Source: an optimization exercise on an open RTL-to-GDS flow (aim: small area and a short achievable clock period). Production flows keep margins and buffers that such runs may drop.
In this exercise RTL edits were held to simulation tests only and were not proved equivalent to the original.
The series may have gaps, and a smaller design here may also do less where the tests do not look.
Power and IR drop assume default switching activity.

**design.v**
```verilog
module alu_top (
    input         clk,
    input  [7:0]  a,
    input  [7:0]  b,
    input  [3:0]  command_in,
    input         oe,
    output [15:0] d_out
);
    reg [7:0]  a_q;
    reg [7:0]  b_q;
    reg [3:0]  cmd_q;
    reg        oe_q;
    reg [15:0] d_q;
    wire [15:0] alu_out;
    alu u_alu (
        .a(a_q),
        .b(b_q),
        .command_in(cmd_q),
        .oe(oe_q),
        .d_out(alu_out)
    );
    always @(posedge clk) begin
        a_q   <= a;
        b_q   <= b;
        cmd_q <= command_in;
        oe_q  <= oe;
        d_q   <= alu_out;
    end
    assign d_out = d_q;
endmodule

`timescale 1ns / 1ps
module alu(
    input [7:0] a,
    input [7:0] b,
    input [3:0] command_in,
    input oe,
    output  [15:0] d_out
    );
    parameter ADD= 4'B0000,
              INC= 4'B0001,
              SUB= 4'B0010,
              DEC= 4'B0011,
              MUL= 4'B0100,
              DIV= 4'B0101,
              SHL= 4'B0110,
              SHR= 4'B0111,
              AND= 4'B1000,
              OR=  4'B1001,
              INV= 4'B1010,
              NAND= 4'B1011,
              NOR= 4'B1100,
              XOR= 4'B1101,
              XNOR=4'B1110,
              BUF= 4'B1111;
 reg [15:0] out;
  always@(*)
    begin
      case(command_in)
       ADD : out = a + b;
       INC : out = a + 1;
       SUB : out = a - b;
       DEC : out = a -1;
       MUL : out = a * b;
       DIV : out = (b == 8'd0) ? 16'h0000 : a / b;
       SHL : out = a <<b;
       SHR : out = a>> b;
       AND : out =a &b;
       OR  : out =a| b;
       INV : out =~a;
       NAND: out =~(a&b);
       NOR : out =~(a|b);
       XOR : out =a^b;
       XNOR: out =~(a^b);
       BUF : out =a;
        default : out =16'h0000;
      endcase
    end
    assign d_out= (oe)?out:16'h0000;
endmodule
```
**run.sh**
```bash
#!/bin/bash
# synth_recipe.tcl (not shown) runs the flow's synth.tcl, then flattens the netlist and writes it again
# the make line also repeats each setting of config.mk as NAME=value (left out here)
make -C /OpenROAD-flow-scripts/flow DESIGN_CONFIG=/design/flow/config.mk WORK_HOME=/design/flow/orfs CLKGATE_MAP_FILE= SYNTH_SCRIPT=/design/flow/synth_recipe.tcl finish
```
**config.mk**
```make
export PLATFORM = sky130hd
export DESIGN_NAME = alu_top
export DESIGN_NICKNAME = alu_top
export VERILOG_FILES = /design/flow/design.v
export SDC_FILE = /design/flow/constraint.sdc
export NUM_CORES = 4
export LEC_CHECK = 0
export CAP_MARGIN = 20
export CORE_MARGIN = 2
export CORE_UTILIZATION = 40
export SLEW_MARGIN = 20
```
**constraint.sdc**
```tcl
create_clock -name core_clock -period 30.0 [get_ports {clk}]
set_input_delay 6.0000 -clock core_clock [delete_from_list [all_inputs] [get_ports {clk}]]
set_output_delay 6.0000 -clock core_clock [all_outputs]
set_load 0.01 [all_outputs]
```
### The routed nets, run 1

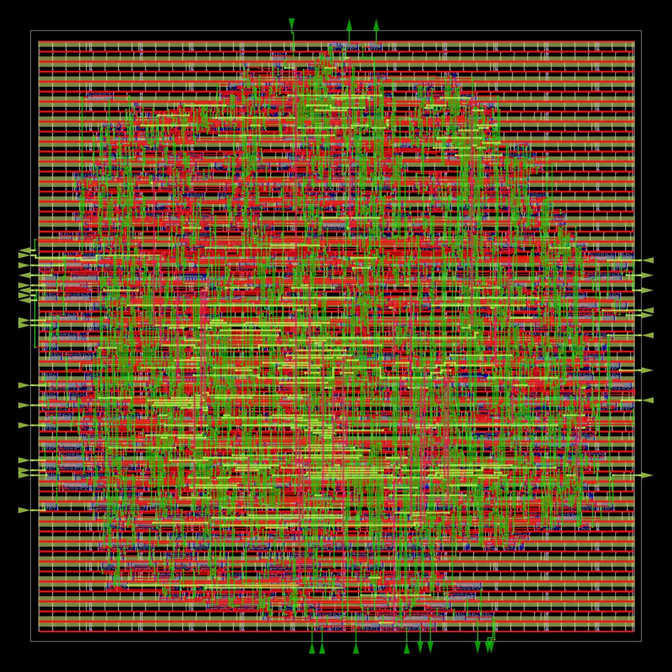
met2 routed WL: 14,900 um
DR WL/cell: 18.9 um
post-route met1 wirelength: 16,200 um
overall fraction of global-route tracks in use: 23.9%
Highest Signal Layer: met4

### Sizing map, run 1

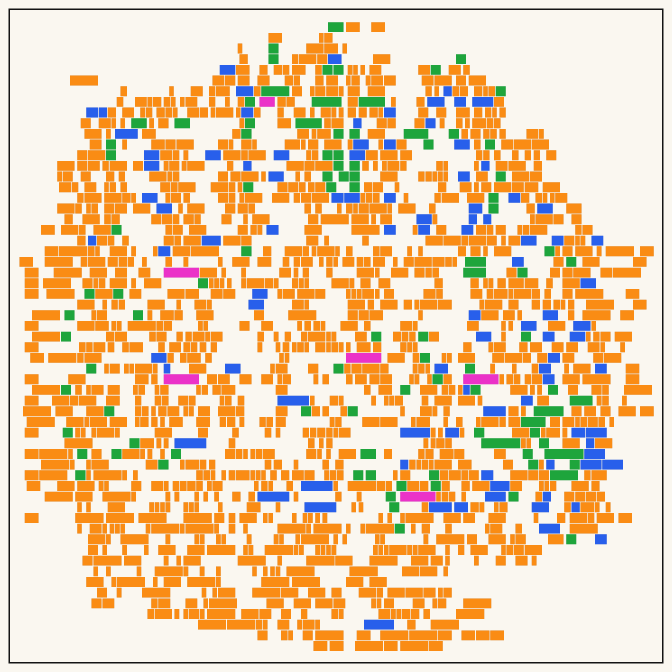
[magenta] _6 and larger | cells: 6 | share: 0.40% | most used: clkbuf_16
[blue] _2 cells | cells: 95 | share: 6.4% | most used: mux2_2
[orange] _0 and _1 cells | cells: 1,292 | share: 87% | most used: ha_1
[green] _3 and _4 cells | cells: 96 | share: 6.4% | most used: buf_4
Synth-to-Final Area Change: 15.3%
final instance area: 12,100 um2
number of ordinary and repair buffers in the finished layout: 117
fin worst setup slack: 1.59 ns

### Where the registers sit, run 1

Other sequential cells in the stronger grey, the rest of the logic in the fainter grey.
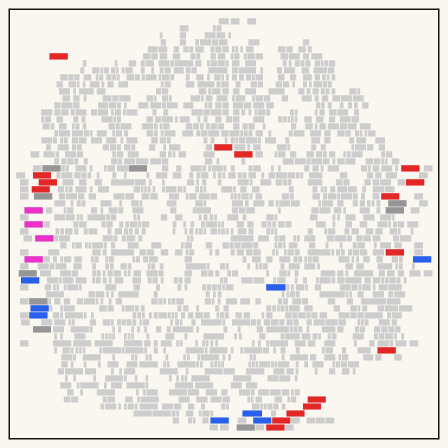
[magenta] `cmd_q` | placed flops: 4 | where: middle left
[red] `d_q` | placed flops: 16 | where: all over the die
[blue] `b_q` | placed flops: 8

## run 1: cell type report
| cell class | instances | share of cell area, % |
|---|---|---|
| repair buffers | 117 | 8.03 |
| flip-flops and latches | 37 | 6.12 |
| clock buffers | 6 | 1.06 |
| inverters | 104 | 3.22 |
| clock inverters | 2 | 0.0824 |
| well taps | 335 | 3.45 |
| multi-input cells | 1223 | 78.0 |
## run 1: registers in the layout (all words and copies together), names as in the netlist
signal / flops
a_q: 8
b_q: 8
cmd_q: 4
d_q: 16
oe_q: 1
## run 1: report_power, final
group | internal [mW] | switching (mW) | leakage, nW
registers | 0.0534 | 0.00307 | 0.309
clock network | 0.0307 | 0.0248 | 0.0706
logic | 0.508 | 0.565 | 5.14
total | 0.592 | 0.593 | 5.52
## run 1: how the worst min path moves through the flow
stage,to,depth (start not counted)
finish,d_q[5],2
global placement,d_q[5],2
detailed placement,d_q[5],2
floorplan,d_q[8],2
CTS,d_q[5],2
global route,d_q[4],2
## run 1: worst reg2reg max path: cells and delay by family (launching register included)
family	cells	cell delay, ns
simple gates	34	7.27
fa+ha+maj	15	4.66
buf+inv	4	0.53
flops	1	0.40
mux	7	1.77
compound gates	74	13.67
==> metrics.log, run 1 <==
INFO  metric finalHoldViolations = 0
INFO  metric worstSetupPathDepth = 134
INFO  metric timing_max_transition_violations_final = 0
INFO  metric fmax_achieved = 35.2 MHz
INFO  metric use_met1 = 34.3%
INFO  metric setup.worst_path.class = flip-flop to flip-flop
INFO  metric clockRootBuffer = sky130_fd_sc_hd__clkbuf_16
INFO  metric yosys.cell_count.top_type = sky130_fd_sc_hd__ha_1
INFO  metric drt-pass1-iter-count = 5
INFO  metric tritoncts = done
INFO  metric synth_async_sr_flop_share = 0%
INFO  metric cts_hold_buffers = 0
INFO  metric timing.slew.headroom = between 20% and 30%
INFO  metric worst_setup_path_startpoint = b_q[6]
INFO  metric cp_common_cell = sky130_fd_sc_hd__o21a_1
INFO  metric synth-xor-area-share = 6.07%
INFO  metric timing.critical_path.fanout_max = 13
INFO  metric fin_tns_setup = 0 ns
INFO  metric clkSinkCount = 37
INFO  metric run_status = complete, no violations
INFO  metric starting_density = 40.5%
INFO  metric fraction_of_met2_tracks_used_by_global_routing = roughly 37%
INFO  metric ff2ff_path_depth = 134
INFO  metric final.setup_skew = 0.0102 ns
INFO  metric fin_util = between 40% and 50%
INFO  metric cts_setup_buffers = 1
INFO  metric yosys.cell_types.count = between 80 and 90
INFO  metric synthSimpleGateAreaFrac = 20.4%
INFO  metric post_cts_resized = 7
INFO  metric synth_warnings = 2
==> run 2: changes to the inputs <==
==> design.v (replaced) <==
module alu_top (
    input         clk,
    input  [7:0]  a,
    input  [7:0]  b,
    input  [3:0]  command_in,
    input         oe,
    output [15:0] d_out
);
    reg [7:0]  a_q;
    reg [7:0]  b_q;
    reg [3:0]  cmd_q;
    reg        oe_q;
    reg [15:0] d_q;
    wire [15:0] alu_out;
    alu u_alu (
        .a(a_q),
        .b(b_q),
        .command_in(cmd_q),
        .oe(oe_q),
        .d_out(alu_out)
    );
    always @(posedge clk) begin
        a_q   <= a;
        b_q   <= b;
        cmd_q <= command_in;
        oe_q  <= oe;
        d_q   <= alu_out;
    end
    assign d_out = d_q;
endmodule

module alu(
    input  [7:0]  a,
    input  [7:0]  b,
    input  [3:0]  command_in,
    input         oe,
    output [15:0] d_out
);
    wire       sub  = command_in[1];
    wire       cst  = command_in[0];
    wire [7:0] y    = cst ? {8{sub}} : (b ^ {8{sub}});
    wire       cin  = cst ^ sub;
    wire [8:0] s9   = {1'b0, a} + {1'b0, y} + {8'b0, cin};
    wire [15:0] r_add = {sub ? {8{~s9[8]}} : {7'b0, s9[8]}, s9[7:0]};
    wire [15:0] r_mul = a * b;
    wire [7:0] q;
    wire [7:0] rem [0:8];
    assign rem[0] = 8'd0;
    genvar k;
    generate
        for (k = 7; k >= 0; k = k - 1) begin : g_div
            localparam integer W = 8 - k;            
            localparam integer S = 7 - k;            
            wire [W-1:0] pr = (W == 1) ? a[k] : {rem[S][W-2:0], a[k]};
            wire         hi_zero;
            if (W < 8) begin : g_hz
                assign hi_zero = ~|b[7:W];
            end else begin : g_nhz
                assign hi_zero = 1'b1;
            end
            wire [W:0] df = {1'b0, pr} - {1'b0, b[W-1:0]};
            assign q[k] = hi_zero & ~df[W];
            wire [W-1:0] nr = q[k] ? df[W-1:0] : pr;
            if (W < 8) begin : g_pad
                assign rem[S+1] = {{(8-W){1'b0}}, nr};
            end else begin : g_nopad
                assign rem[S+1] = nr;
            end
        end
    endgenerate
    wire [15:0] r_div = {8'd0, (|b) ? q : 8'd0};
    wire [15:0] r_shl = (|b[7:4]) ? 16'd0 : ({8'd0, a} << b[3:0]);
    wire [15:0] r_shr = (|b[7:3]) ? 16'd0 : {8'd0, a >> b[2:0]};
    reg [15:0] out;
    always @(*) begin
        case (command_in)
            4'd0, 4'd1, 4'd2, 4'd3: out = r_add;
            4'd4:  out = r_mul;
            4'd5:  out = r_div;
            4'd6:  out = r_shl;
            4'd7:  out = r_shr;
            4'd8:  out = {8'd0, a & b};
            4'd9:  out = {8'd0, a | b};
            4'd10: out = {8'hFF, ~a};
            4'd11: out = {8'hFF, ~(a & b)};
            4'd12: out = {8'hFF, ~(a | b)};
            4'd13: out = {8'd0, a ^ b};
            4'd14: out = {8'hFF, ~(a ^ b)};
            default: out = {8'd0, a};
        endcase
    end
    assign d_out = oe ? out : 16'h0000;
endmodule
--- a/config.mk
+++ b/config.mk
@@ -5,6 +5,7 @@
 export SDC_FILE = /design/flow/constraint.sdc
 export NUM_CORES = 4
 export LEC_CHECK = 0
+export ABC_AREA = 1
 export CAP_MARGIN = 20
 export CORE_MARGIN = 2
 export CORE_UTILIZATION = 40
==> metrics.log, run 2 <==
INFO  metric run_status = complete, no violations
INFO  metric ff2ff_path_depth = 57 (-57%)
INFO  metric transition_time_of_the_tightest_slew_check_pin = 0.862 ns
INFO  metric area.growth.synth_to_final = 10.8%
INFO  metric maximum_number_of_pins_on_one_net_before_global_route_repair = 37
INFO  metric fin_tns_setup = 0 ns (unchanged)
INFO  metric gp_routability_congestion = 0.966
INFO  metric post-route-worst-setup-slack = 20.37 ns (+18.79 ns)
INFO  metric timing_max_transition_violations_final = 0 (unchanged)
INFO  metric hold_path_end = d_q[8]
INFO  metric fillerInstances = between 1,500 and 2,000
INFO  metric cts_htree_levels = 2
INFO  metric setup.worst_path.class = flip-flop to flip-flop
INFO  metric yosys.cell_types.count = 47 (-47%)
INFO  metric grt_util_all_layers = 22.2% (-1.7 points)
INFO  metric final_cells = ~1,200
INFO  metric worstPathArrival = roughly 10 ns
INFO  metric cp_common_cell = sky130_fd_sc_hd__nand2_1
INFO  metric cts_setup_buffers = 0 (-1)
INFO  metric flip_flop_count_of_the_largest_register_all_copies_and_words_added = 16 (unchanged)
INFO  metric cellLeakagePower = 3.88 nW
INFO  metric dpl.hpwl = 15,100 um
INFO  metric clockRootBuffer = sky130_fd_sc_hd__clkbuf_16
INFO  metric detailed_place.area = ~7200 um2
INFO  metric synth_async_sr_flop_share = 0% (unchanged)
INFO  metric critical_path.reg2reg.endpoint = d_q[0]
INFO  metric number_of_buffers_inserted_during_clock_tree_synthesis = 5
INFO  metric clkSinkCount = 37 (unchanged)
INFO  metric fmax_achieved = 104 MHz (+200%)
INFO  metric timing.critical_path.fanout_max = 13 (unchanged)
INFO  metric floorplan.die_area = about 17,000 um2
INFO  metric hp-class = flip-flop to flip-flop
INFO  metric max_flop_register = d_q
INFO  metric final_antenna_net_count = 0
INFO  metric fin_util = 45.6% (-1.1 points)
INFO  metric drt-pass1-iter-count = 6 (+1)
INFO  metric starting_density = 41.1% (+0.63 points)
INFO  metric synth_warnings = 2 (unchanged)
INFO  metric yosys.cell_count.top_type = sky130_fd_sc_hd__nand2_1
INFO  metric die_height = 132 um
INFO  metric tritoncts = done
INFO  metric detail_route.wirelength = 19,300 um
INFO  metric final.setup_skew = 0.00711 ns (-0.00309 ns)
INFO  metric cts_hold_buffers = 0 (unchanged)
INFO  metric timing.slew.headroom = 42.5% (+14 points)
INFO  metric synth_edf_count = 0
INFO  metric yosys.area.top_type_share = 20.5%
INFO  metric finalHoldViolations = 0 (unchanged)
INFO  metric hold_path_depth = 2 (unchanged)
INFO  metric cp_max_stage_cell = sky130_fd_sc_hd__dfxtp_1
INFO  metric finalInstanceArea = 7300 um2 (-40%)
INFO  metric power = about 0.29 mW
INFO  metric syn-mean-instance-area = 6.91 um2
INFO  metric worstSetupPathDepth = 57 (-57%)
INFO  metric worst_setup_path_startpoint = a_q[7]
INFO  metric grt_first_pass_wirelength = ~31,000 um
INFO  metric post_cts_resized = 0 (-7)
INFO  metric registers_with_the_most_flip_flops = d_q: 16 flops, a_q: 8 flops, b_q: 8 flops
INFO  metric yosysTopAreaCell = sky130_fd_sc_hd__ha_1
## run 2: final cells by class
cell class | count | area (um2) | share of cell area (%)
clock buffer | 8 | 136 | 1.87
tap | 216 | 270 | 3.70
sequential | 37 | 741 | 10.2
inverter | 170 | 639 | 8.76
timing repair buffer | 47 | 445 | 6.11
multi-input combinational | 717 | 5060 | 69.4
## run 2: routing by layer
layer  global-route usage (%)  part of all wire (%)
met5                        0                     0
met4                     5.02                   1.6
met2                     36.1                    45
met1                     31.2                    47
met3                     3.19                   6.5
## run 2: cell families (layout without fill, tap and decap cells)
| logic type | after synthesis | after routing | synth area share, % |
|---|---|---|---|
| multiplexers | 2 | 2 | 0.304 |
| flip-flops | 37 | 37 | 11.3 |
| XOR/XNOR | 17 | 17 | 2.26 |
| adder cells (fa/ha/maj) | 152 | 152 | 33.9 |
| buffers and inverters | 199 | 225 | 11.8 |
| AND/OR/NAND/NOR | 359 | 359 | 23.6 |
| AO/OA/AOI/OAI | 187 | 187 | 16.8 |
## run 2: power breakdown
part | internal, mW | switching (mW) | leakage, nW
clock | 0.0309 | 0.0206 | 0.0652
combinational | 0.0735 | 0.108 | 3.50
sequential | 0.0533 | 0.00424 | 0.310
total | 0.158 | 0.133 | 3.88
### I/O nets highlighted, run 2

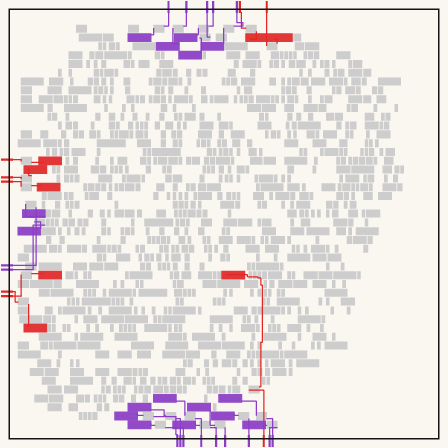
[red] `b` | bits: 8 | direction: input | edge: 5 left, 2 top, 1 bottom | end cells: 8 | buffers: 8 | wire: 137 um
[purple] `d_out` | bits: 16 | direction: output | edge: 9 bottom, 5 top, 2 left | end cells: 16 | buffers: 16 | wire: 222 um
I/O Pins: 38
total of buffers placed on input and output ports: 37

### The routed nets, run 2

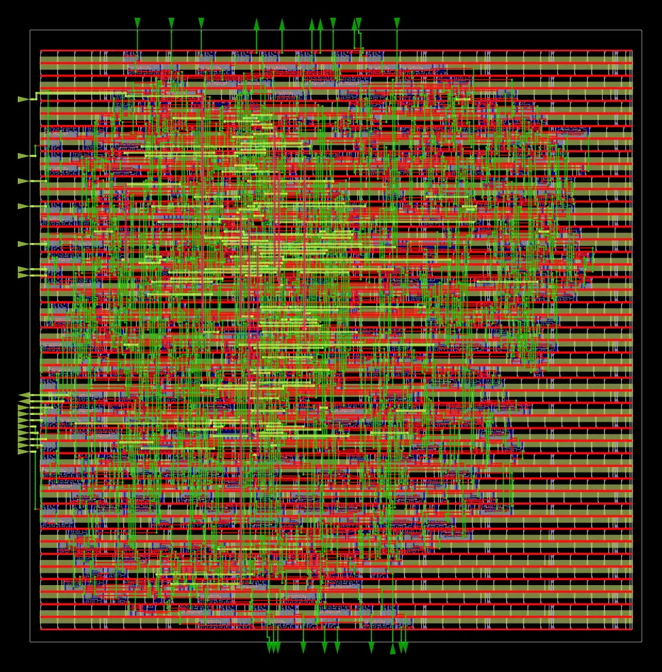
met2 routed WL: 8760 um
total vias in the final route: 6,298
DR WL/cell: 16.1 um

-- what the ideal ports hide --
Ports are ideal in the flow. The routed layouts listed here were re-timed in OpenROAD.
Step 1: set_driving_cell puts a clkbuf_16 on clk and a buf_2 on each other input, an assumption about the parent block.
Step 2 moves the port delays by t, midway between the first and last clock arrival at a register: inputs arrive t later, outputs are due t later. That takes back most of the time a late clock gives input paths.
a / b / c = ideal / step 1 / step 2; a / b = the first two.
run	t, ns	setup WS [ns]	worst hold slack (ns)	worst setup path at the end	slew at the worst register clock pin (ns)
run 1	0.341	1.587 / 1.587 / 1.587	0.690 / 0.690 / 0.690	register to register	0.07 / 0.07
run 2	0.322	20.372 / 20.372 / 20.372	0.690 / 0.690 / 0.690	register to register	0.06 / 0.06
After both steps every run listed still meets setup and hold.
